What follows belongs to an exercise in optimizing a design on an open flow for small area; a production flow would make more cautious choices.
Function was checked by simulation only, so behaviour that the tests miss may differ from the original.
Power and IR drop assume default switching activity.

`config.mk`:
```
export PLATFORM = sky130hd
export DESIGN_NAME = pkt_preprocessor
export DESIGN_NICKNAME = pkt_preprocessor
export VERILOG_FILES = /design/flow/design.v
export SDC_FILE = /design/flow/constraint.sdc
export NUM_CORES = 4
export LEC_CHECK = 0
export CAP_MARGIN = 20
export CORE_MARGIN = 2
export CORE_UTILIZATION = 40
export SLEW_MARGIN = 20
```
`constraint.sdc`:
```
create_clock -name core_clock -period 6.0 [get_ports {asclk}]
set_input_delay 1.2000 -clock core_clock [delete_from_list [all_inputs] [get_ports {asclk}]]
set_output_delay 1.2000 -clock core_clock [all_outputs]
set_load 0.01 [all_outputs]
```
`design.v`:
```
`timescale 1ns/1ps
  module small_fifo
    #(parameter WIDTH = 72,
      parameter MAX_DEPTH_BITS = 3,
      parameter PROG_FULL_THRESHOLD = 2**MAX_DEPTH_BITS - 1
      )
    (
     input [WIDTH-1:0] din,      
     input          wr_en,    
     input          rd_en,    
     output reg [WIDTH-1:0]  dout,     
     output         full,
     output         nearly_full,
     output         prog_full,
     output         empty,
     input          reset,
     input          clk
     );
parameter MAX_DEPTH        = 2 ** MAX_DEPTH_BITS;
reg [WIDTH-1:0] queue [MAX_DEPTH - 1 : 0];
reg [MAX_DEPTH_BITS - 1 : 0] rd_ptr;
reg [MAX_DEPTH_BITS - 1 : 0] wr_ptr;
reg [MAX_DEPTH_BITS : 0] depth;
always @(posedge clk)
begin
   if (wr_en)
      queue[wr_ptr] <= din;
   if (rd_en)
      dout <=
	      queue[rd_ptr];
end
always @(posedge clk)
begin
   if (reset) begin
      rd_ptr <= 'h0;
      wr_ptr <= 'h0;
      depth  <= 'h0;
   end
   else begin
      if (wr_en) wr_ptr <= wr_ptr + 'h1;
      if (rd_en) rd_ptr <= rd_ptr + 'h1;
      if (wr_en & ~rd_en) depth <=
				   depth + 'h1;
      else if (~wr_en & rd_en) depth <=
				   depth - 'h1;
   end
end
assign full = depth == MAX_DEPTH;
assign prog_full = (depth >= PROG_FULL_THRESHOLD);
assign nearly_full = depth >= MAX_DEPTH-1;
assign empty = depth == 'h0;
endmodule  
`timescale 1ns/1ps
  module fallthrough_small_fifo
    #(parameter WIDTH = 72,
      parameter MAX_DEPTH_BITS = 3,
      parameter PROG_FULL_THRESHOLD = 2**MAX_DEPTH_BITS - 1)
    (
     input [WIDTH-1:0] din,      
     input          wr_en,    
     input          rd_en,    
     output [WIDTH-1:0]  dout,     
     output         full,
     output         nearly_full,
     output         prog_full,
     output reg     empty,
     input          reset,
     input          clk
     );
   reg  fifo_rd_en, empty_nxt;
   small_fifo
     #(.WIDTH (WIDTH),
       .MAX_DEPTH_BITS (MAX_DEPTH_BITS),
       .PROG_FULL_THRESHOLD (PROG_FULL_THRESHOLD))
       fifo
        (.din           (din),
         .wr_en         (wr_en),
         .rd_en         (fifo_rd_en),
         .dout          (dout),
         .full          (full),
         .nearly_full   (nearly_full),
         .prog_full     (prog_full),
         .empty         (fifo_empty),
         .reset         (reset),
         .clk           (clk)
         );
   always @(*) begin
      empty_nxt  = empty;
      fifo_rd_en = 0;
      case (empty)
         1'b1: begin
            if(!fifo_empty) begin
               fifo_rd_en = 1;
               empty_nxt  = 0;
            end
         end
         1'b0: begin
            if(rd_en) begin
               if(fifo_empty) begin
                  empty_nxt = 1;
               end
               else begin
                  fifo_rd_en = 1;
               end
            end
         end
      endcase  
   end  
   always @(posedge clk) begin
      if(reset) begin
         empty <= 1'b1;
      end
      else begin
         empty <= empty_nxt;
      end
   end
endmodule  
`timescale 1ns/1ps
module header_parser
#(
   parameter C_AXIS_DATA_WIDTH=64,
   parameter C_AXIS_LEN_DATA_WIDTH=16,
   parameter C_AXIS_SPT_DATA_WIDTH=8
)
(
   input asclk,
   input aresetn,
   input [C_AXIS_DATA_WIDTH-1:0] tx_data,
   input [(C_AXIS_DATA_WIDTH/8)-1:0] tx_strb,
   input tx_valid,
   input tx_last,
   input [C_AXIS_LEN_DATA_WIDTH-1:0] tx_len_data,
   input [C_AXIS_SPT_DATA_WIDTH-1:0] tx_spt_data,
   input fifo_empty,
   output reg fifo_rd_en,
   output reg tx_user_rd_en,
   output reg dl_start,
   output reg dl_done,
   output reg [C_AXIS_LEN_DATA_WIDTH-1:0] pkt_len,
   output reg [C_AXIS_SPT_DATA_WIDTH-1:0] src_port,
   output reg [47:0] dl_dst,
   output reg [47:0] dl_src,
   output reg [15:0] dl_ethtype,
   output reg [15:0] dl_vlantag,
   output reg mpls_done,
   output reg [19:0] mplslabel,
   output reg [2:0] mplstc,
   output reg arp_done,
   output reg [7:0] arp_op,
   output reg [31:0] arp_ip_src,
   output reg [31:0] arp_ip_dst,
   output reg ip_tp_done,
   output reg [5:0] ip_tos,
   output reg [7:0] ip_proto,
   output reg [31:0] ip_src,
   output reg [31:0] ip_dst,
   output reg [15:0] tp_src,
   output reg [15:0] tp_dst,
   input compose_done,
   output reg [31:0] dl_parse_cnt,
   output reg [31:0] mpls_parse_cnt,
   output reg [31:0] arp_parse_cnt,
   output reg [31:0] ip_tp_parse_cnt
);
   localparam NUM_DT_RD_STATES = 3;
   localparam DT_RD_1ST = 1,
              DT_RD_REST = 2,
              DT_RD_WAIT = 4;
   localparam NUM_DL_STATES = 9;
   localparam DL_WAIT_TVALID = 1,
              DL_PARSE_2ND = 2,
              DL_PARSE_MORE = 4,
              DL_SFT16_1ST = 8,
              DL_SFT16_MORE = 16,
              DL_SFT16_LAST = 32,
              DL_SFT48_1ST = 64,
              DL_SFT48_MORE = 128,
              DL_SFT48_LAST = 256;
   localparam NUM_MPLS_STATES = 2;
   localparam MPLS_WAIT_START = 1,
              MPLS_WAIT_DONE = 2;
   localparam NUM_ARP_STATES = 5;
   localparam ARP_WAIT_START = 1,
              ARP_PARSE_2ND = 2,
              ARP_PARSE_3RD = 4,
              ARP_PARSE_4TH = 8,
              ARP_WAIT_PARSE_DONE = 16;
   localparam NUM_IP_TP_STATES = 5;
   localparam IP_TP_WAIT_START = 1,
              IP_TP_PARSE_2ND = 2,
              IP_TP_PARSE_3RD = 4,
              IP_TP_PARSE_MORE = 8,
              IP_TP_WAIT_DONE = 16;
   wire [C_AXIS_DATA_WIDTH-1:0] be_tx_data_infifo;
   reg [C_AXIS_DATA_WIDTH-1:0] be_tx_data;
   wire [(C_AXIS_DATA_WIDTH/8)-1:0] be_tx_strb_infifo;
   reg [(C_AXIS_DATA_WIDTH/8)-1:0] be_tx_strb;
   reg [C_AXIS_LEN_DATA_WIDTH-1:0] tx_len_data_int;
   reg [C_AXIS_SPT_DATA_WIDTH-1:0] tx_spt_data_int;
   reg [NUM_DT_RD_STATES-1:0] dt_rd_state, dt_rd_state_nxt;
   reg tx_valid_int, tx_valid_int_nxt;
   reg tx_last_int, tx_last_int_nxt;
   reg vlan_msb, vlan_lsb;
   wire vlan_msb_nxt, vlan_lsb_nxt;
   reg  dl_start_nxt;
   reg [C_AXIS_LEN_DATA_WIDTH-1:0] pkt_len_nxt;
   reg [C_AXIS_SPT_DATA_WIDTH-1:0] src_port_nxt;
   reg [47:0] dl_dst_nxt;
   reg [47:0] dl_src_nxt;
   reg [15:0] dl_ethtype_nxt;
   reg [15:0] dl_vlantag_nxt;
   reg [C_AXIS_DATA_WIDTH-1:0] dl_tdata, dl_tdata_nxt;
   reg [15:0] dl_tdata16_buf, dl_tdata16_buf_nxt;
   reg [47:0] dl_tdata48_buf, dl_tdata48_buf_nxt;
   reg dl_done_nxt;
   reg ip_start, ip_start_nxt;
   reg arp_start, arp_start_nxt;
   reg mpls_start, mpls_start_nxt;
   reg dl_valid, dl_valid_nxt;
   reg [NUM_DL_STATES-1:0] dl_state, dl_state_nxt;
   reg [19:0] mplslabel_nxt;
   reg [2:0] mplstc_nxt;
   reg mpls_done_nxt;
   reg [NUM_MPLS_STATES-1:0] mpls_state, mpls_state_nxt;
   reg [7:0] arp_op_nxt;
   reg [31:0] arp_ip_src_nxt;
   reg [31:0] arp_ip_dst_nxt;
   reg arp_done_nxt;
   reg [NUM_ARP_STATES-1:0] arp_state, arp_state_nxt;
   reg [7:0] ip_hlen, ip_hlen_nxt;
   reg [5:0] ip_tos_nxt;
   reg ip_flag, ip_flag_nxt;
   reg [12:0] ip_frg, ip_frg_nxt;
   reg [7:0] ip_proto_nxt;
   reg [31:0] ip_src_nxt;
   reg [31:0] ip_dst_nxt;
   reg [15:0] tp_src_nxt;
   reg [15:0] tp_dst_nxt;
   reg ip_tp_done_nxt;
   reg [NUM_IP_TP_STATES-1:0] ip_state, ip_state_nxt;
   generate
      genvar i;
      for (i=0; i<8; i=i+1) begin:gen_network_order_data
         assign be_tx_strb_infifo[7-i] = tx_strb[i];
         assign be_tx_data_infifo[((56-i*8)+7):(56-i*8)] = tx_data[(i*8+7):(i*8)];
      end
   endgenerate
   always @(*) begin
      fifo_rd_en = 0;
      tx_user_rd_en = 0;
      tx_valid_int_nxt = 0;
      tx_last_int_nxt = 0;
      dt_rd_state_nxt = dt_rd_state;
      case (dt_rd_state)
         DT_RD_1ST: begin
            if (~fifo_empty) begin
               fifo_rd_en = 1;
               tx_user_rd_en = 1;
               tx_valid_int_nxt = tx_valid;
               dt_rd_state_nxt = DT_RD_REST;
            end
         end
         DT_RD_REST: begin
            if (~fifo_empty) begin
               fifo_rd_en = 1;
               tx_valid_int_nxt = tx_valid;
               tx_last_int_nxt = tx_last;
               if (tx_last) begin
                  dt_rd_state_nxt = DT_RD_WAIT;
               end
            end
         end
         DT_RD_WAIT: begin
            dt_rd_state_nxt = DT_RD_1ST;
         end
      endcase
   end
   always @(posedge asclk) begin
      if (~aresetn) begin
         tx_valid_int <= 0;
         tx_last_int <= 0;
         dt_rd_state <= DT_RD_1ST;
      end
      else begin
         tx_valid_int <= tx_valid_int_nxt;
         tx_last_int <= tx_last_int_nxt;
         dt_rd_state <= dt_rd_state_nxt;
      end
   end
   assign vlan_msb_nxt = ((be_tx_data_infifo[63:48] == 16'h8100) || (be_tx_data_infifo[63:48] == 16'h88a8)) ? 1 : 0;
   assign vlan_lsb_nxt = ((be_tx_data_infifo[31:16] == 16'h8100) || (be_tx_data_infifo[31:16] == 16'h88a8)) ? 1 : 0;
   always @(posedge asclk) begin
      if (~aresetn) begin
         be_tx_data <= 0;
         be_tx_strb <= 0;
         tx_len_data_int <= 0;
         tx_spt_data_int <= 0;
         vlan_msb <= 0;
         vlan_lsb <= 0;
      end
      else begin
         be_tx_data <= be_tx_data_infifo;
         be_tx_strb <= be_tx_strb_infifo;
         tx_len_data_int <= tx_len_data;
         tx_spt_data_int <= tx_spt_data;
         vlan_lsb <= vlan_lsb_nxt;
         vlan_msb <= vlan_msb_nxt;
      end
   end
   always @(*) begin
      dl_start_nxt = 0;
      pkt_len_nxt = pkt_len;
      src_port_nxt = src_port;
      dl_dst_nxt = dl_dst;
      dl_src_nxt = dl_src;
      dl_ethtype_nxt = dl_ethtype;
      dl_vlantag_nxt = dl_vlantag;
      dl_tdata_nxt = be_tx_data;
      dl_tdata16_buf_nxt = dl_tdata16_buf;
      dl_tdata48_buf_nxt = dl_tdata48_buf;
      dl_done_nxt = 0;
      ip_start_nxt = 0;
      arp_start_nxt = 0;
      mpls_start_nxt = 0;
      dl_valid_nxt = 0;
      dl_state_nxt = dl_state;
      case (dl_state)
         DL_WAIT_TVALID: begin
            pkt_len_nxt = tx_len_data_int;
            src_port_nxt = tx_spt_data_int;
            if (tx_valid_int) begin
               dl_dst_nxt = be_tx_data[63:16];
               dl_src_nxt[47:32] = be_tx_data[15:0];
               dl_start_nxt = 1;
               dl_state_nxt = DL_PARSE_2ND;
            end
         end
         DL_PARSE_2ND: begin
            if (tx_valid_int) begin
               dl_src_nxt[31:0] = be_tx_data[63:32];
               dl_ethtype_nxt = be_tx_data[31:16];
               if (vlan_lsb) begin
                  dl_vlantag_nxt = be_tx_data[15:0];
                  dl_state_nxt = DL_PARSE_MORE;
               end
               else begin
                  dl_tdata16_buf_nxt = be_tx_data[15:0];
                  dl_vlantag_nxt = 16'hffff;
                  dl_state_nxt = DL_SFT16_1ST;
               end
            end
         end
         DL_PARSE_MORE: begin
            if (tx_valid_int) begin
               if (~vlan_msb) begin
                  dl_ethtype_nxt = be_tx_data[63:48];
                  dl_tdata48_buf_nxt = be_tx_data[47:0];
                  dl_state_nxt = DL_SFT48_1ST;
               end
               else if (~vlan_lsb) begin
                  dl_ethtype_nxt = be_tx_data[31:16];
                  dl_tdata16_buf_nxt = be_tx_data[15:0];
                  dl_state_nxt = DL_SFT16_1ST;
               end
            end
         end
         DL_SFT16_1ST: begin
            if (tx_valid_int) begin
               dl_tdata_nxt = {dl_tdata16_buf, be_tx_data[63:16]};
               dl_tdata16_buf_nxt = be_tx_data[15:0];
               dl_valid_nxt = 1;
               case (dl_ethtype)
                  16'h0800: ip_start_nxt = 1;
                  16'h0806: arp_start_nxt = 1;
                  16'h8847: mpls_start_nxt = 1;
                  16'h8848: mpls_start_nxt = 1;
                  default: dl_done_nxt = 1;
               endcase
               if (tx_last_int)  begin
                  if (|be_tx_strb[1:0]) begin
                     dl_state_nxt = DL_SFT16_LAST;
                  end
                  else begin
                     dl_state_nxt = DL_WAIT_TVALID;
                  end
               end
               else begin
                  dl_state_nxt = DL_SFT16_MORE;
               end
            end
         end
         DL_SFT16_MORE: begin
            if (tx_valid_int) begin
               dl_tdata_nxt = {dl_tdata16_buf, be_tx_data[63:16]};
               dl_tdata16_buf_nxt = be_tx_data[15:0];
               dl_valid_nxt = 1;
               if (tx_last_int)  begin
                  if (|be_tx_strb[1:0]) begin
                     dl_state_nxt = DL_SFT16_LAST;
                  end
                  else begin
                     dl_state_nxt = DL_WAIT_TVALID;
                  end
               end
            end
         end
         DL_SFT16_LAST: begin
            dl_tdata_nxt = {dl_tdata16_buf, 48'hCA_FE_BE_EF_F0_0D};  
            dl_valid_nxt = 1;
            dl_state_nxt = DL_WAIT_TVALID;
         end
         DL_SFT48_1ST: begin
            if (tx_valid_int) begin
               dl_tdata_nxt = {dl_tdata48_buf, be_tx_data[63:48]};
               dl_tdata48_buf_nxt = be_tx_data[47:0];
               dl_valid_nxt = 1;
               case (dl_ethtype)
                  16'h0800: ip_start_nxt = 1;
                  16'h0806: arp_start_nxt = 1;
                  16'h8847: mpls_start_nxt = 1;
                  16'h8848: mpls_start_nxt = 1;
                  default: dl_done_nxt = 1;
               endcase
               if (tx_last_int)  begin
                  if (|be_tx_strb[5:0]) begin
                     dl_state_nxt = DL_SFT48_LAST;
                  end
                  else begin
                     dl_state_nxt = DL_WAIT_TVALID;
                  end
               end
               else begin
                  dl_state_nxt = DL_SFT48_MORE;
               end
            end
         end
         DL_SFT48_MORE: begin
            if (tx_valid_int) begin
               dl_tdata_nxt = {dl_tdata48_buf, be_tx_data[63:48]};
               dl_tdata48_buf_nxt = be_tx_data[47:0];
               dl_valid_nxt = 1;
               if (tx_last_int)  begin
                  if (|be_tx_strb[5:0]) begin
                     dl_state_nxt = DL_SFT48_LAST;
                  end
                  else begin
                     dl_state_nxt = DL_WAIT_TVALID;
                  end
               end
            end
         end
         DL_SFT48_LAST: begin
            dl_tdata_nxt = {dl_tdata48_buf, 16'h90_0D};  
            dl_valid_nxt = 1;
            dl_state_nxt = DL_WAIT_TVALID;
         end
      endcase
   end
   always @(posedge asclk) begin
      if (~aresetn) begin
         dl_start <= 0;
         pkt_len <= 0;
         src_port <= 0;
         dl_dst <= 0;
         dl_src <= 0;
         dl_ethtype <= 0;
         dl_vlantag <= 0;
         dl_tdata <= 0;
         dl_tdata16_buf <= 0;
         dl_tdata48_buf <= 0;
         dl_done <= 0;
         ip_start <= 0;
         arp_start <= 0;
         mpls_start <= 0;
         dl_valid <= 0;
         dl_state <= DL_WAIT_TVALID;
      end
      else begin
         dl_start <= dl_start_nxt;
         pkt_len <= pkt_len_nxt;
         src_port <= src_port_nxt;
         dl_dst <= dl_dst_nxt;
         dl_src <= dl_src_nxt;
         dl_ethtype <= dl_ethtype_nxt;
         dl_vlantag <= dl_vlantag_nxt;
         dl_tdata <= dl_tdata_nxt;
         dl_tdata16_buf <= dl_tdata16_buf_nxt;
         dl_tdata48_buf <= dl_tdata48_buf_nxt;
         dl_done <= dl_done_nxt;
         ip_start <= ip_start_nxt;
         arp_start <= arp_start_nxt;
         mpls_start <= mpls_start_nxt;
         dl_valid <= dl_valid_nxt;
         dl_state <= dl_state_nxt;
      end
   end
   always @(*) begin
      mplslabel_nxt = mplslabel;
      mplstc_nxt = mplstc;
      mpls_done_nxt = 0;
      mpls_state_nxt = mpls_state;
      case (mpls_state)
         MPLS_WAIT_START: begin
            if (mpls_start) begin
               mplslabel_nxt = dl_tdata[51:32];
               mplstc_nxt = dl_tdata[54:52];
               mpls_done_nxt = 1;
               mpls_state_nxt = MPLS_WAIT_DONE;
            end
         end
         MPLS_WAIT_DONE: begin
            if (compose_done) begin
               mpls_state_nxt = MPLS_WAIT_START;
            end
         end
      endcase
   end
   always @(posedge asclk) begin
      if (~aresetn) begin
         mplslabel <= 0;
         mplstc <= 0;
         mpls_done <= 0;
         mpls_state <= MPLS_WAIT_START;
      end
      else begin
         mplslabel <= mplslabel_nxt;
         mplstc <= mplstc_nxt;
         mpls_done <= mpls_done_nxt;
         mpls_state <= mpls_state_nxt;
      end
   end
   always @(*) begin
      arp_op_nxt = arp_op;
      arp_ip_src_nxt = arp_ip_src;
      arp_ip_dst_nxt = arp_ip_dst;
      arp_done_nxt = 0;
      arp_state_nxt = arp_state;
      case (arp_state)
         ARP_WAIT_START: begin
            if (arp_start) begin
               arp_op_nxt = dl_tdata[7:0];
               arp_state_nxt = ARP_PARSE_2ND;
            end
         end
         ARP_PARSE_2ND: begin
            if (dl_valid) begin
               arp_ip_src_nxt[31:16] = dl_tdata[15:0];
               arp_state_nxt = ARP_PARSE_3RD;
            end
         end
         ARP_PARSE_3RD: begin
            if (dl_valid) begin
               arp_ip_src_nxt[15:0] = dl_tdata[63:48];
               arp_state_nxt = ARP_PARSE_4TH;
            end
         end
         ARP_PARSE_4TH: begin
            if (dl_valid) begin
               arp_ip_dst_nxt = dl_tdata[63:32];
               arp_done_nxt = 1;
               arp_state_nxt = ARP_WAIT_PARSE_DONE;
            end
         end
         ARP_WAIT_PARSE_DONE: begin
            if (compose_done) begin
               arp_state_nxt = ARP_WAIT_START;
            end
         end
      endcase
   end
   always @(posedge asclk) begin
      if (~aresetn) begin
         arp_op <= 0;
         arp_ip_src <= 0;
         arp_ip_dst <= 0;
         arp_done <= 0;
         arp_state <= ARP_WAIT_START;
      end
      else begin
         arp_op <= arp_op_nxt;
         arp_ip_src <= arp_ip_src_nxt;
         arp_ip_dst <= arp_ip_dst_nxt;
         arp_done <= arp_done_nxt;
         arp_state <= arp_state_nxt;
      end
   end
   always @(*) begin
      ip_hlen_nxt = ip_hlen;
      ip_tos_nxt = ip_tos;
      ip_flag_nxt = ip_flag;
      ip_frg_nxt = ip_frg;
      ip_proto_nxt = ip_proto;
      ip_src_nxt = ip_src;
      ip_dst_nxt = ip_dst;
      tp_src_nxt = tp_src;
      tp_dst_nxt = tp_dst;
      ip_state_nxt = ip_state;
      ip_tp_done_nxt = 0;
      case (ip_state)
         IP_TP_WAIT_START: begin
            if (ip_start) begin
               ip_hlen_nxt = dl_tdata[59:56] - 2;
               ip_tos_nxt = dl_tdata[55:50];
               ip_flag_nxt = dl_tdata[15] || (|dl_tdata[12:0]);
               ip_frg_nxt = dl_tdata[12:0];
               ip_state_nxt = IP_TP_PARSE_2ND;
            end
         end
         IP_TP_PARSE_2ND: begin
            if (dl_valid) begin
               ip_hlen_nxt = ip_hlen - 2;
               ip_proto_nxt = dl_tdata[55:48];
               ip_src_nxt = dl_tdata[31:0];
               ip_state_nxt = IP_TP_PARSE_3RD;
            end
         end
         IP_TP_PARSE_3RD: begin
            if (dl_valid) begin
               ip_dst_nxt = dl_tdata[63:32];
               if (ip_flag) begin
                  ip_tp_done_nxt = 1;
                  tp_src_nxt = 0;
                  tp_dst_nxt = 0;
                  ip_state_nxt = IP_TP_WAIT_DONE;
               end
               else if (ip_hlen == 0) begin
                  ip_tp_done_nxt = 1;
                  ip_tos_nxt = 0;
                  ip_proto_nxt = 0;
                  ip_src_nxt = 0;
                  ip_dst_nxt = 0;
                  ip_state_nxt = IP_TP_WAIT_DONE;
               end
               else if (ip_hlen == 1) begin
                  ip_tp_done_nxt = 1;
                  case (ip_proto)
                     8'h01: begin
                        tp_src_nxt = {8'h0, dl_tdata[31:24]};  
                        tp_dst_nxt = {8'h0, dl_tdata[23:16]};  
                     end
                     8'h11, 8'h06, 8'h84: begin
                        tp_src_nxt = dl_tdata[31:16];
                        tp_dst_nxt = dl_tdata[15:0];
                     end
                     default: begin
                        tp_src_nxt = 0;
                        tp_dst_nxt = 0;
                     end
                  endcase
                  ip_state_nxt = IP_TP_WAIT_DONE;
               end
               else begin
                  ip_hlen_nxt = ip_hlen - 2;
                  ip_state_nxt = IP_TP_PARSE_MORE;
               end
            end
         end
         IP_TP_PARSE_MORE: begin
            if (dl_valid) begin
               if (ip_hlen == 0) begin
                  ip_tp_done_nxt = 1;
                  case (ip_proto)
                     8'h01: begin
                        tp_src_nxt = {8'h0, dl_tdata[63:56]};  
                        tp_dst_nxt = {8'h0, dl_tdata[55:48]};  
                     end
                     8'h11, 8'h06, 8'h84: begin
                        tp_src_nxt = dl_tdata[63:48];
                        tp_dst_nxt = dl_tdata[47:32];
                     end
                     default: begin
                        tp_src_nxt = 0;
                        tp_dst_nxt = 0;
                     end
                  endcase
                  ip_state_nxt = IP_TP_WAIT_DONE;
               end
               else if (ip_hlen == 1) begin
                  ip_tp_done_nxt = 1;
                  case (ip_proto)
                     8'h01: begin
                        tp_src_nxt = {8'h0, dl_tdata[31:24]};  
                        tp_dst_nxt = {8'h0, dl_tdata[23:16]};  
                     end
                     8'h11, 8'h06, 8'h84: begin
                        tp_src_nxt = dl_tdata[31:16];
                        tp_dst_nxt = dl_tdata[15:0];
                     end
                     default: begin
                        tp_src_nxt = 0;
                        tp_dst_nxt = 0;
                     end
                  endcase
                  ip_state_nxt = IP_TP_WAIT_DONE;
               end
               else begin
                  ip_hlen_nxt = ip_hlen - 2;
                  ip_state_nxt = IP_TP_PARSE_MORE;
               end
            end
         end
         IP_TP_WAIT_DONE: begin
            if (compose_done) begin
               ip_state_nxt = IP_TP_WAIT_START;
            end
         end
      endcase
   end
   always @(posedge asclk) begin
      if (~aresetn) begin
         ip_hlen <= 0;
         ip_tos <= 0;
         ip_flag <= 0;
         ip_frg <= 0;
         ip_proto <= 0;
         ip_src <= 0;
         ip_dst <= 0;
         tp_src <= 0;
         tp_dst <= 0;
         ip_state <= IP_TP_WAIT_START;
         ip_tp_done <= 0;
      end
      else begin
         ip_hlen <= ip_hlen_nxt;
         ip_tos <= ip_tos_nxt;
         ip_flag <= ip_flag_nxt;
         ip_frg <= ip_frg_nxt;
         ip_proto <= ip_proto_nxt;
         ip_src <= ip_src_nxt;
         ip_dst <= ip_dst_nxt;
         tp_src <= tp_src_nxt;
         tp_dst <= tp_dst_nxt;
         ip_state <= ip_state_nxt;
         ip_tp_done <= ip_tp_done_nxt;
      end
   end
   always @(posedge asclk) begin
      if (~aresetn) begin
         dl_parse_cnt <= 0;
         mpls_parse_cnt <= 0;
         arp_parse_cnt <= 0;
         ip_tp_parse_cnt <= 0;
      end
      else begin
         if (dl_done) begin
             dl_parse_cnt <= dl_parse_cnt + 1;
         end
         if (mpls_done) begin
            mpls_parse_cnt <= mpls_parse_cnt + 1;
         end
         if (arp_done) begin
            arp_parse_cnt <= arp_parse_cnt + 1;
         end
         if (ip_tp_done) begin
            ip_tp_parse_cnt <= ip_tp_parse_cnt + 1;
         end
      end
   end
endmodule
`timescale 1ns/1ps
module lu_entry_composer
#(
    parameter OPENFLOW_MATCH_SIZE=256,
    parameter C_AXIS_LEN_DATA_WIDTH=16,
    parameter C_AXIS_SPT_DATA_WIDTH=8,
    parameter MPLS_ENABLE=0
)
(
   input asclk,
   input aresetn,
   input dl_start,
   input dl_done,
   input [C_AXIS_LEN_DATA_WIDTH-1:0] pkt_len,
   input [C_AXIS_SPT_DATA_WIDTH-1:0] src_port,
   input [47:0] dl_dst,
   input [47:0] dl_src,
   input [15:0] dl_ethtype,
   input [15:0] dl_vlantag,
   input mpls_done,
   input [19:0] mplslabel,
   input [2:0] mplstc,
   input arp_done,
   input [7:0] arp_op,
   input [31:0] arp_ip_src,
   input [31:0] arp_ip_dst,
   input ip_tp_done,
   input [5:0] ip_tos,
   input [7:0] ip_proto,
   input [31:0] ip_src,
   input [31:0] ip_dst,
   input [15:0] tp_src,
   input [15:0] tp_dst,
   output reg compose_done,
   input lu_ack,
   output reg [OPENFLOW_MATCH_SIZE-1:0] lu_entry,
   output reg [C_AXIS_LEN_DATA_WIDTH-1:0] lu_len,
   output reg lu_req
);
   localparam NUM_START_CHECK_STATES = 2;
   localparam SC_WAIT_PARSE_START = 1,
              SC_WAIT_CMP_DONE = 2;
   localparam NUM_REQ_LATCH_STATES = 2;
   localparam RL_WAIT_PARSE_DONE = 1,
              RL_WAIT_REQ = 2;
   localparam NUM_LU_INF_STATES = 2;
   localparam LU_WAIT_INT_REQ = 1,
              LU_WAIT_ACK = 2;
   localparam ENTRY_DL = 4'b1 << 0,
              ENTRY_MPLS = 4'b1 << 1,
              ENTRY_ARP = 4'b1 << 2,
              ENTRY_IP_TP = 4'b1 << 3;
   reg parse_started, parse_started_nxt;
   reg [NUM_START_CHECK_STATES-1:0] sc_state, sc_state_nxt;
   wire [3:0] parse_result;
   reg [OPENFLOW_MATCH_SIZE-1:0] int_entry, int_entry_nxt;
   reg [C_AXIS_LEN_DATA_WIDTH-1:0] int_len, int_len_nxt;
   reg [C_AXIS_SPT_DATA_WIDTH-1:0] int_src_port, int_src_port_nxt;
   reg compose_done_nxt;
   reg int_req, int_req_nxt;
   reg lu_req_prev;
   reg [NUM_REQ_LATCH_STATES-1:0] req_latch_state, req_latch_state_nxt;
   reg lu_req_nxt;
   reg [OPENFLOW_MATCH_SIZE-1:0] lu_entry_nxt;
   reg [C_AXIS_LEN_DATA_WIDTH-1:0] lu_len_nxt;
   reg [NUM_LU_INF_STATES-1:0] lookup_inf_state, lookup_inf_state_nxt;
   always @(*) begin
      parse_started_nxt = parse_started;
      sc_state_nxt = sc_state;
      case (sc_state)
         SC_WAIT_PARSE_START: begin
            if (dl_start == 1) begin
               parse_started_nxt = 1;
               sc_state_nxt = SC_WAIT_CMP_DONE;
            end
         end
         SC_WAIT_CMP_DONE: begin
            if (compose_done == 1) begin
               parse_started_nxt = 0;
               sc_state_nxt = SC_WAIT_PARSE_START;
            end
         end
      endcase
   end
   always @(posedge asclk) begin
      if (~aresetn) begin
         parse_started <= 0;
         sc_state <= SC_WAIT_PARSE_START;
      end
      else begin
         parse_started <= parse_started_nxt;
         sc_state <= sc_state_nxt;
      end
   end
   assign parse_result[0] = dl_done;
   assign parse_result[1] = mpls_done;
   assign parse_result[2] = arp_done;
   assign parse_result[3] = ip_tp_done;
   always @(posedge asclk) begin
      if (~aresetn) begin
         lu_req_prev <= 0;
      end
      else begin
         lu_req_prev <= lu_req;
      end
   end
   always @(*) begin
      int_req_nxt = int_req;
      int_entry_nxt = int_entry;
      int_len_nxt = int_len;
      int_src_port_nxt = int_src_port;
      compose_done_nxt = 0;
      req_latch_state_nxt = req_latch_state;
      case (req_latch_state)
         RL_WAIT_PARSE_DONE: begin
            int_len_nxt = pkt_len;
            int_src_port_nxt = src_port;
            if (parse_started == 1) begin
               case (parse_result)
                  ENTRY_DL: begin   
                     if (MPLS_ENABLE) begin
                        int_entry_nxt = {
                           9'h000,  
                           3'h0,  
                           20'h00000,  
                           8'h00,  
                           dl_vlantag,
                           8'h00,  
                           src_port,
                           dl_src,
                           dl_dst,
                           dl_ethtype,
                           32'h0000_0000,  
                           32'h0000_0000,  
                           8'h00,  
                           16'h0000,  
                           16'h0000  
                        };
                     end
                     else begin
                        int_entry_nxt = {
                           8'h00,  
                           dl_vlantag,
                           8'h00,  
                           src_port,
                           dl_src,
                           dl_dst,
                           dl_ethtype,
                           32'h0000_0000,  
                           32'h0000_0000,  
                           8'h00,  
                           16'h0000,  
                           16'h0000  
                        };
                     end
                     compose_done_nxt = 1;
                     int_req_nxt = 1;
                     req_latch_state_nxt = RL_WAIT_REQ;
                  end
                  ENTRY_MPLS: begin  
                     if (MPLS_ENABLE) begin
                        int_entry_nxt = {
                           9'h000,  
                           mplstc,  
                           mplslabel,  
                           8'h00,  
                           dl_vlantag,
                           8'h00,  
                           src_port,
                           dl_src,
                           dl_dst,
                           dl_ethtype,
                           32'h0000_0000,  
                           32'h0000_0000,  
                           8'h00,  
                           16'h0000,  
                           16'h0000  
                        };
                     end
                     else begin
                        int_entry_nxt = {
                           8'h00,  
                           dl_vlantag,
                           8'h00,  
                           src_port,
                           dl_src,
                           dl_dst,
                           dl_ethtype,
                           32'h0000_0000,  
                           32'h0000_0000,  
                           8'h00,  
                           16'h0000,  
                           16'h0000  
                        };
                     end
                     compose_done_nxt = 1;
                     int_req_nxt = 1;
                     req_latch_state_nxt = RL_WAIT_REQ;
                  end
                  ENTRY_ARP: begin  
                     if (MPLS_ENABLE) begin
                        int_entry_nxt = {
                           9'h000,  
                           3'h0,  
                           20'h00000,  
                           8'h00,  
                           dl_vlantag,
                           8'h00,  
                           src_port,
                           dl_src,
                           dl_dst,
                           dl_ethtype,
                           arp_ip_src,  
                           arp_ip_dst,  
                           arp_op,  
                           16'h0000,  
                           16'h0000  
                        };
                     end
                     else begin
                        int_entry_nxt = {
                           8'h00,  
                           dl_vlantag,
                           8'h00,  
                           src_port,
                           dl_src,
                           dl_dst,
                           dl_ethtype,
                           arp_ip_src,  
                           arp_ip_dst,  
                           arp_op,  
                           16'h0000,  
                           16'h0000  
                        };
                     end
                     compose_done_nxt = 1;
                     int_req_nxt = 1;
                     req_latch_state_nxt = RL_WAIT_REQ;
                  end
                  ENTRY_IP_TP: begin  
                     if (MPLS_ENABLE) begin
                        int_entry_nxt = {
                           9'h000,  
                           3'h0,  
                           20'h00000,  
                           8'h00,  
                           dl_vlantag,
                           ip_tos, 2'b00,  
                           src_port,
                           dl_src,
                           dl_dst,
                           dl_ethtype,
                           ip_src,  
                           ip_dst,  
                           ip_proto,  
                           tp_src,  
                           tp_dst  
                        };
                     end
                     else begin
                        int_entry_nxt = {
                           8'h00,  
                           dl_vlantag,
                           ip_tos, 2'b00,  
                           src_port,
                           dl_src,
                           dl_dst,
                           dl_ethtype,
                           ip_src,  
                           ip_dst,  
                           ip_proto,  
                           tp_src,  
                           tp_dst  
                        };
                     end
                     compose_done_nxt = 1;
                     int_req_nxt = 1;
                     req_latch_state_nxt = RL_WAIT_REQ;
                  end
               endcase
            end
         end
         RL_WAIT_REQ: begin
            if ((lu_req == 1) && (lu_req_prev == 0)) begin
               int_req_nxt = 0;
               req_latch_state_nxt = RL_WAIT_PARSE_DONE;
            end
         end
      endcase
   end
   always @(posedge asclk) begin
      if (~aresetn) begin
        int_req <= 0;
        int_entry <= 0;
        int_len <= 0;
        int_src_port <= 0;
        compose_done <= 0;
        req_latch_state <= RL_WAIT_PARSE_DONE;
      end
      else begin
        int_req <= int_req_nxt;
        int_entry <= int_entry_nxt;
        int_len <= int_len_nxt;
        int_src_port <= int_src_port_nxt;
        compose_done <= compose_done_nxt;
        req_latch_state <= req_latch_state_nxt;
      end
   end
   always @(*) begin
      lu_req_nxt = lu_req;
      lu_entry_nxt = lu_entry;
      lu_len_nxt = lu_len;
      lookup_inf_state_nxt = lookup_inf_state;
      case (lookup_inf_state)
         LU_WAIT_INT_REQ: begin
            if (int_req == 1) begin
               lu_req_nxt = 1;
               lu_entry_nxt = int_entry;
               lu_len_nxt = int_len;
               lookup_inf_state_nxt = LU_WAIT_ACK;
            end
         end
         LU_WAIT_ACK: begin
            if (lu_ack == 1) begin
               lu_req_nxt = 0;
               lookup_inf_state_nxt = LU_WAIT_INT_REQ;
            end
         end
      endcase
   end
   always @(posedge asclk) begin
      if (~aresetn) begin
         lu_req <= 0;
         lu_entry <= 0;
         lu_len <= 0;
         lookup_inf_state <= LU_WAIT_INT_REQ;
      end
      else begin
         lu_req <= lu_req_nxt;
         lu_entry <= lu_entry_nxt;
         lu_len <= lu_len_nxt;
         lookup_inf_state <= lookup_inf_state_nxt;
      end
   end
endmodule
`timescale 1ns/1ps
module pkt_preprocessor
#(
   parameter C_AXIS_DATA_WIDTH=64,
   parameter C_AXIS_TUSER_WIDTH=128,
   parameter C_AXIS_LEN_DATA_WIDTH=16,
   parameter C_AXIS_SPT_DATA_WIDTH=8,
   parameter C_AXIS_DPT_DATA_WIDTH=8,
   parameter OPENFLOW_MATCH_SIZE=256,
   parameter MPLS_ENABLE=0,  
   parameter DATA_WIDTH=32
)
(
   input asclk,
   input aresetn,
   input [C_AXIS_DATA_WIDTH-1:0] s_axis_tdata,
   input [(C_AXIS_DATA_WIDTH/8)-1:0] s_axis_tstrb,
   input [C_AXIS_TUSER_WIDTH-1:0] s_axis_tuser,
   input  s_axis_tvalid,
   input  s_axis_tlast,
   output s_axis_tready,
   output lu_req,
   output [OPENFLOW_MATCH_SIZE-1:0] lu_entry,
   output [C_AXIS_LEN_DATA_WIDTH-1:0] lu_len,
   input lu_ack,
   output [C_AXIS_DATA_WIDTH-1:0] m_axis_tdata,
   output [(C_AXIS_DATA_WIDTH/8)-1:0] m_axis_tstrb,
   output [C_AXIS_TUSER_WIDTH-1:0] m_axis_tuser,
   output m_axis_tvalid,
   output m_axis_tlast,
   input  m_axis_tready,
   output [DATA_WIDTH-1:0] dl_parse_cnt,
   output [DATA_WIDTH-1:0] mpls_parse_cnt,
   output [DATA_WIDTH-1:0] arp_parse_cnt,
   output [DATA_WIDTH-1:0] ip_tp_parse_cnt,
   output pkt_buf_drop
);
   localparam FIFO_CTRL_WIDTH = 2;
   localparam FIFO_DATA_WIDTH = C_AXIS_DATA_WIDTH +
                                C_AXIS_DATA_WIDTH/8 +
                                FIFO_CTRL_WIDTH;
   localparam TUSER_LEN_POS = 0;
   localparam TUSER_SPT_POS = TUSER_LEN_POS
                            + C_AXIS_LEN_DATA_WIDTH;
   localparam NUM_TU_STATES = 2;
   localparam TU_WAIT_TVALID = 1,
              TU_WAIT_TLAST = 2;
   wire m_axis_tvalid_dummy;
   wire pkt_buf_empty;
   wire fifo_nearly_full;
   wire tx_valid;
   wire tx_last;
   wire [C_AXIS_DATA_WIDTH-1:0] tx_data;
   wire [(C_AXIS_DATA_WIDTH/8)-1:0] tx_strb;
   wire fifo_empty;
   wire fifo_rd_en;
   wire dl_start;
   wire dl_done;
   wire [15:0] pkt_len;
   wire [7:0] src_port;
   wire [47:0] dl_dst;
   wire [47:0] dl_src;
   wire [15:0] dl_ethtype;
   wire [15:0] dl_vlantag;
   wire mpls_done;
   wire [19:0] mplslabel;
   wire [2:0] mplstc;
   wire arp_done;
   wire [7:0] arp_op;
   wire [31:0] arp_ip_src;
   wire [31:0] arp_ip_dst;
   wire ip_tp_done;
   wire [5:0] ip_tos;
   wire [7:0] ip_proto;
   wire [31:0] ip_src;
   wire [31:0] ip_dst;
   wire [15:0] tp_src;
   wire [15:0] tp_dst;
   wire compose_done;
   reg [NUM_TU_STATES-1:0] s_tuser_state, s_tuser_state_nxt;
   reg s_tuser_valid, s_tuser_valid_nxt;
   wire s_tuser_wr_en;
   wire [C_AXIS_TUSER_WIDTH-1:0] tx_user;
   wire tx_user_rd_en;
   wire [C_AXIS_LEN_DATA_WIDTH-1:0] tx_len;
   wire [C_AXIS_SPT_DATA_WIDTH-1:0] tx_spt;
   wire m_axis_tlast_int;
   wire m_tuser_rd_en;
   always @(*) begin
      s_tuser_valid_nxt = s_tuser_valid;
      s_tuser_state_nxt = s_tuser_state;
      case (s_tuser_state)
         TU_WAIT_TVALID: begin
            if (s_axis_tvalid) begin
               s_tuser_valid_nxt = 0;
               s_tuser_state_nxt = TU_WAIT_TLAST;
            end
         end
         TU_WAIT_TLAST: begin
            if (s_axis_tlast) begin
               s_tuser_valid_nxt = 1;
               s_tuser_state_nxt = TU_WAIT_TVALID;
            end
         end
      endcase
   end
   always @(posedge asclk) begin
      if (~aresetn) begin
         s_tuser_valid <= 1;
         s_tuser_state <= TU_WAIT_TVALID;
      end
      else begin
         s_tuser_valid <= s_tuser_valid_nxt;
         s_tuser_state <= s_tuser_state_nxt;
      end
   end
   assign s_tuser_wr_en = s_axis_tvalid && s_tuser_valid;
   fallthrough_small_fifo
     #(.WIDTH(C_AXIS_TUSER_WIDTH), .MAX_DEPTH_BITS(3))
     input_metadata_buf
       (.din           (s_axis_tuser),
        .wr_en         (s_tuser_wr_en),
        .rd_en         (tx_user_rd_en),
        .dout          (tx_user),
        .full          (),
        .prog_full     (),
        .nearly_full   (tx_user_nearly_full),
        .empty         (tx_user_empty),
        .reset         (~aresetn),
        .clk           (asclk)
        );
   assign tx_len = tx_user[TUSER_LEN_POS +: C_AXIS_LEN_DATA_WIDTH];
   assign tx_spt = tx_user[TUSER_SPT_POS +: C_AXIS_SPT_DATA_WIDTH];
   fallthrough_small_fifo
     #(.WIDTH(FIFO_DATA_WIDTH), .MAX_DEPTH_BITS(3))
     input_fifo
       (.din           ({s_axis_tvalid,  
                         s_axis_tlast,
                         s_axis_tstrb,
                         s_axis_tdata}),   
        .wr_en         (s_axis_tvalid && s_axis_tready),    
        .rd_en         (fifo_rd_en),       
        .dout          ({tx_valid,  
                         tx_last,
                         tx_strb,
                         tx_data}),
        .full          (),
        .prog_full     (),
        .nearly_full   (fifo_nearly_full),
        .empty         (fifo_empty),
        .reset         (~aresetn),
        .clk           (asclk)
        );
   assign s_axis_tready = ~fifo_nearly_full;
   fallthrough_small_fifo
     #(.WIDTH(FIFO_DATA_WIDTH), .MAX_DEPTH_BITS(4))
     output_pkt_buf
       (.din           ({tx_valid,  
                         tx_last,
                         tx_strb,
                         tx_data}),   
        .wr_en         (fifo_rd_en),    
        .rd_en         ((m_axis_tready && m_axis_tvalid)),
        .dout          ({m_axis_tvalid_dummy,  
                         m_axis_tlast_int,
                         m_axis_tstrb,
                         m_axis_tdata}),
        .full          (pkt_buf_drop),
        .prog_full     (),
        .nearly_full   (),
        .empty         (pkt_buf_empty),
        .reset         (~aresetn),
        .clk           (asclk)
        );
   assign m_axis_tvalid = ~pkt_buf_empty;
   assign m_axis_tlast = m_axis_tlast_int && ~pkt_buf_empty;
   assign m_tuser_rd_en = m_axis_tready && m_axis_tlast_int && ~pkt_buf_empty;
   fallthrough_small_fifo
     #(.WIDTH(C_AXIS_TUSER_WIDTH), .MAX_DEPTH_BITS(4))
     output_metadata_fifo
       (.din           (tx_user),
        .wr_en         (tx_user_rd_en),
        .rd_en         (m_tuser_rd_en),
        .dout          (m_axis_tuser),
        .full          (),
        .prog_full     (),
        .nearly_full   (),
        .empty         (),
        .reset         (~aresetn),
        .clk           (asclk)
        );
   header_parser
     #(.C_AXIS_DATA_WIDTH(C_AXIS_DATA_WIDTH),
       .C_AXIS_LEN_DATA_WIDTH(C_AXIS_LEN_DATA_WIDTH),
       .C_AXIS_SPT_DATA_WIDTH(C_AXIS_SPT_DATA_WIDTH))
     header_parser
       (.tx_data (tx_data),
        .tx_strb (tx_strb),
        .tx_valid (tx_valid),
        .tx_last (tx_last),
        .tx_len_data (tx_len),
        .tx_spt_data (tx_spt),
        .fifo_empty (fifo_empty),
        .fifo_rd_en (fifo_rd_en),
        .tx_user_rd_en (tx_user_rd_en),
        .dl_start (dl_start),
        .dl_done (dl_done),
        .pkt_len (pkt_len),
        .src_port (src_port),
        .dl_dst (dl_dst),
        .dl_src (dl_src),
        .dl_ethtype (dl_ethtype),
        .dl_vlantag (dl_vlantag),
        .mpls_done (mpls_done),
        .mplslabel (mplslabel),
        .mplstc (mplstc),
        .arp_done (arp_done),
        .arp_op (arp_op),
        .arp_ip_src (arp_ip_src),
        .arp_ip_dst (arp_ip_dst),
        .ip_tp_done (ip_tp_done),
        .ip_tos (ip_tos),
        .ip_proto (ip_proto),
        .ip_src (ip_src),
        .ip_dst (ip_dst),
        .tp_src (tp_src),
        .tp_dst (tp_dst),
        .compose_done (compose_done),
        .dl_parse_cnt (dl_parse_cnt),
        .mpls_parse_cnt (mpls_parse_cnt),
        .arp_parse_cnt (arp_parse_cnt),
        .ip_tp_parse_cnt (ip_tp_parse_cnt),
        .aresetn (aresetn),
        .asclk (asclk)
        );
   lu_entry_composer
     #(.OPENFLOW_MATCH_SIZE(OPENFLOW_MATCH_SIZE),
       .C_AXIS_LEN_DATA_WIDTH(C_AXIS_LEN_DATA_WIDTH),
       .C_AXIS_SPT_DATA_WIDTH(C_AXIS_SPT_DATA_WIDTH),
       .MPLS_ENABLE(MPLS_ENABLE))
     lu_entry_composer
       (.dl_start (dl_start),
        .dl_done (dl_done),
        .pkt_len (pkt_len),
        .src_port (src_port),
        .dl_dst (dl_dst),
        .dl_src (dl_src),
        .dl_ethtype (dl_ethtype),
        .dl_vlantag (dl_vlantag),
        .mpls_done (mpls_done),
        .mplslabel (mplslabel),
        .mplstc (mplstc),
        .arp_done (arp_done),
        .arp_op (arp_op),
        .arp_ip_src (arp_ip_src),
        .arp_ip_dst (arp_ip_dst),
        .ip_tp_done (ip_tp_done),
        .ip_tos (ip_tos),
        .ip_proto (ip_proto),
        .ip_src (ip_src),
        .ip_dst (ip_dst),
        .tp_src (tp_src),
        .tp_dst (tp_dst),
        .compose_done (compose_done),
        .lu_req (lu_req),
        .lu_entry (lu_entry),
        .lu_len (lu_len),
        .lu_ack (lu_ack),
        .aresetn (aresetn),
        .asclk (asclk)
        );
endmodule
```
`run.sh`:
```
#!/bin/bash
# synth_recipe.tcl (not shown) runs the flow's synth.tcl, then flattens the netlist and writes it again
# the make line also repeats each setting of config.mk as NAME=value (left out here)
make -C /OpenROAD-flow-scripts/flow DESIGN_CONFIG=/design/flow/config.mk WORK_HOME=/design/flow/orfs CLKGATE_MAP_FILE= SYNTH_SCRIPT=/design/flow/synth_recipe.tcl finish
```
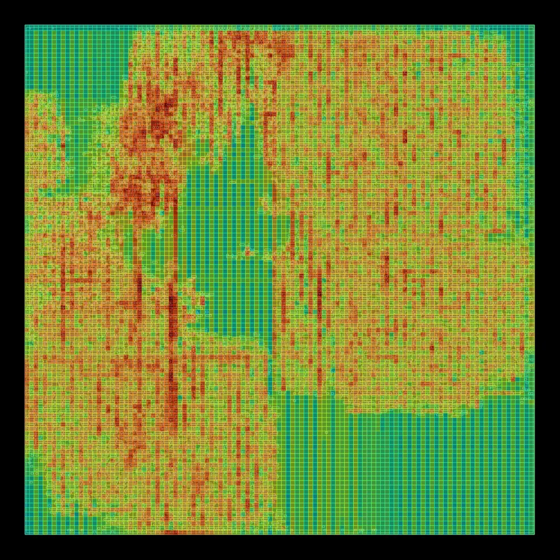
Fig. 1. Routing congestion map.
met1 demand-to-capacity share in global routing: 0.287
global-route met2 utilization: 0.344
Total Routing Usage GR: 0.209
detailed-route wire length per cell: 28.9 µm
final core occ: 0.469

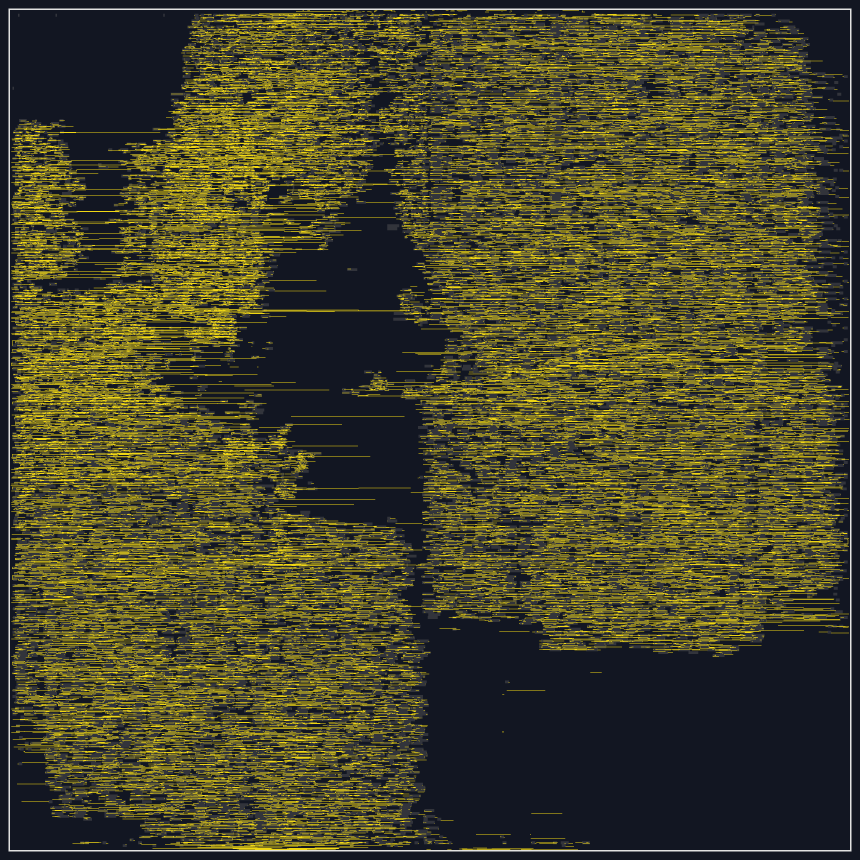
Fig. 2. The metal 1 layer.
nets with wire on the layer	13763
share of all routed wire	41%
wire length on this layer	271 mm
main direction	horizontal
longest straight run	205 µm

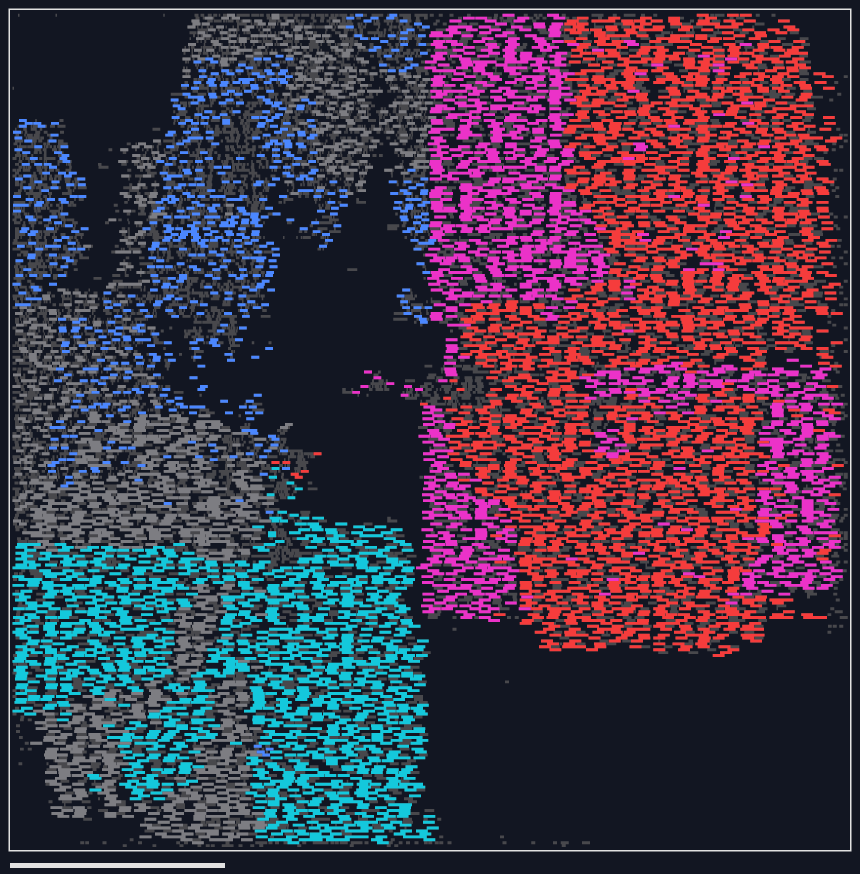
Fig. 3. Hierarchy map of the flops.
The bar under the picture is 200 µm long.
colour	scope	flops
red	output_metadata_fifo	2190
magenta	input_metadata_buf	1163
blue	header_parser	730
cyan	output_pkt_buf	1255
not coloured	1211

==> PnR_summary.wiki <==
{| class="wikitable"
! Metric !! Value
|-
| Reg2reg start || header_parser.ip_state[4]
|-
| Routed length on met3 || 47000 µm
|-
| Pin count of the biggest net entering global routing || 196
|-
| Crit. End Element || output pin
|-
| Die area || 611000 µm²
|-
| Most used cells in the layout excluding fill and tap cells || edfxtp_1, nand2_1, mux4_2, dfxtp_1, clkdlybuf4s50_1
|-
| Number of iterations in the first detailed-routing pass || 9
|-
| Highest signal layer in the routed design || met5
|-
| Total DRC errors in the routed layout || 0
|-
| Clock group share of total power || 0.332
|-
| Register-to-Register Setup Slack || 2.51 ns
|-
| Final Cell Area || 283000 µm²
|-
| Clock Sink Count || 6549
|-
| Count of standard-cell rows || 285
|-
| Setup TNS || 0 ns
|-
| Port Buf Inserts || 800
|-
| Number of cells traversed by the worst register-to-register path || 7
|-
| Antenna violations before repair || 158
|-
| Worst path setup slack after routing || 1.69 ns
|-
| Routed vias/inst || 5.53
|-
| Stages on the worst setup path || 3
|-
| Die extent in y || 781 µm
|-
| Buf+Inv Stages, Crit Path || 1
|-
| Biggest cell delay along the critical path || 0.85 ns
|-
| Worst Setup EP || pkt_buf_drop
|-
| Power density normalized to cell area || 440 nW/µm²
|-
| Global Route met3 Usage || 0.0394
|-
| Count of yosys warnings during synthesis || 17
|-
| Ordered cell list for the critical path || or4_1, nor2_1, clkdlybuf4s50_1
|-
| Hpwl dp || 385000 µm
|-
| Gate power share || 0.166
|-
| Net Switching || 34.6 mW
|-
| Setup violators final || 0
|-
| Portion of total power attributed to sequential cells || 0.502
|-
| Detailed-route wire length on metal 1 || 271000 µm
|-
| Crit path from || output_pkt_buf.fifo.depth[0]
|-
| Sw Share || 0.278
|-
| Number of instances in the placed design || 21400
|-
| Routed Wire Length || 656000 µm
|-
| DP Area || 260000 µm²
|-
| Clock tree from TritonCTS || done
|-
| Initial standard-cell utilization of the core || 0.401
|-
| Number of standard cells in the layout, taps in and fillers out || 22700
|-
| Flops & latches, synth || 6549
|-
| Total met2 wirelength after detailed routing || 319000 µm
|-
| Die span in x || 781 µm
|-
| Outcome || finished clean
|-
| CTS resizes || 0
|-
| Number of hold violations in the final report || 0
|-
| Fraction of the yosys area taken by sequential cells || 0.759
|-
| Unique cell type count in the Yosys netlist || 73
|-
| EDFF count, synth || 5235
|-
| Pin slew with the least headroom to its limit || 1.12 ns
|-
| Design internal power || 89.7 mW
|-
| Number of standard cells after synthesis || 13100
|-
| Post-synth top area share || 0.650
|-
| Crit share post-route || 0.719
|-
| Maximum level of the CTS H-tree || 6
|-
| Remaining global-route overflow || 0
|-
| Minimum clock period || 4.31 ns
|-
| Worst Setup Path Type || reg2out
|-
| Maximum clock skew at final layout || 0.121 ns
|-
| Leak Pwr || 87.1 nW
|-
| Reg clk slew, reported paths || 0.06 ns
|-
| DRC violation total after the first TritonRoute iteration || 12900
|-
| Via count of the first global-routing pass || 124000
|-
| Largest fanout on the critical path || 4
|-
| Cell with the most instances after synthesis || edfxtp_1
|}
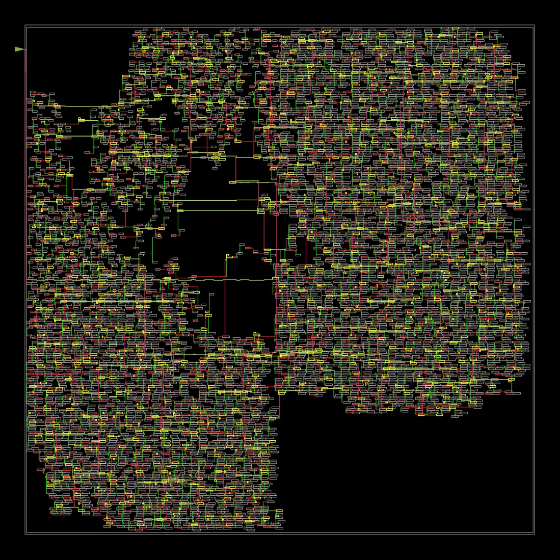
Fig. 4. Clock wiring as the flow saved it.
clock latency at the later pin of the worst-skew pair: 1.16 ns
total of clock buffers placed in the layout: 867
seq_cells: 6549
Inserted Clock Buffers: 672
clock network power: 41.3 mW

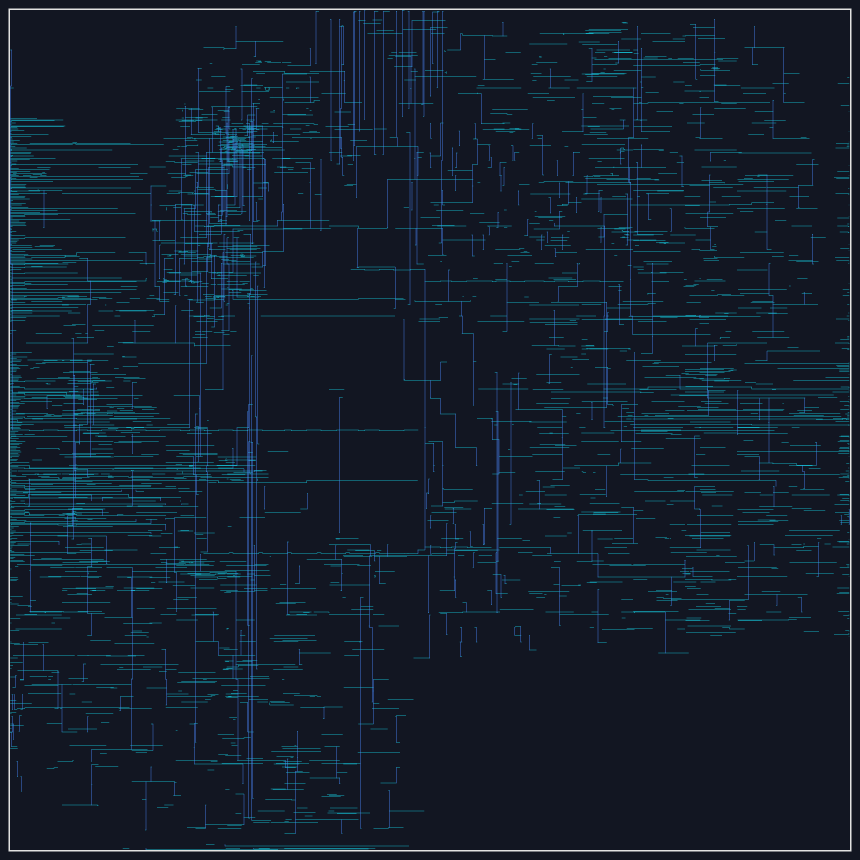
Fig. 5. Routed metal, one colour a layer.
Only two layers are drawn.
colour	layer	wire length
cyan	M3	47.0 mm
blue	M4	19200 µm

-- cells by family (layout without fill, tap and decap cells) --
logic type / count (synthesis) / count (layout) / synth area share
AOI/OAI and AO/OA: 1275 / 1275 / 0.0321
xor gates and xnor gates: 145 / 145 / 0.00525
adders and majority gates: 41 / 41 / 0.00225
buffers and inverters: 844 / 2346 / 0.0137
DFF: 6549 / 6549 / 0.759
muxes: 1661 / 1661 / 0.142
other: 1 / 71 / 0.0000155
and+or+nand+nor: 2573 / 2573 / 0.0458
-- per-stage QoR --
step                      power, mW  hold WS [ns]
after floorplan                73.3         0.422
after global placement         84.3         0.437
after detailed placement       84.5         0.433
after CTS                       126         0.375
after global routing            129         0.405
final                           124         0.365
-- cell type report --
class                           count  area, µm²  area share
Clock inverter                    368       3990      0.0141
Inverter                           68        280    0.000992
Sequential cell                  6549     184000       0.650
Clock buffer                      867      18000      0.0635
Antenna cell                       61        153    0.000540
Tap cell                         8036      10100      0.0356
Timing Repair Buffer             1043      11100      0.0392
Multi-Input combinational cell   5705      55500       0.196

[afterwards: timing with drivers on the ports]
In the flow no input, the clock included, has a driving cell. The finished layout below was timed again as built, in two steps. Step 1: set_driving_cell puts a clkbuf_16 on asclk and a buf_2 on each other input, an assumption about the parent block. Step 2 moves the port delays by t, midway between the first and last clock arrival at a register: inputs arrive t later, outputs are due t later. That takes back most of the time a late clock gives input paths. a / b / c = ideal / step 1 / step 2; a / b = the first two.
t, ns: 1.206
slack for setup (ns): 1.687 / 1.555 / 1.351
clock arrival spread, ns: 0.164 / 0.164
cell pins on the clock port's net: 1
After both steps setup and hold are still met in this run. The setup slack of this run moves by -0.132 ns with the drivers and by -0.336 ns with both steps.
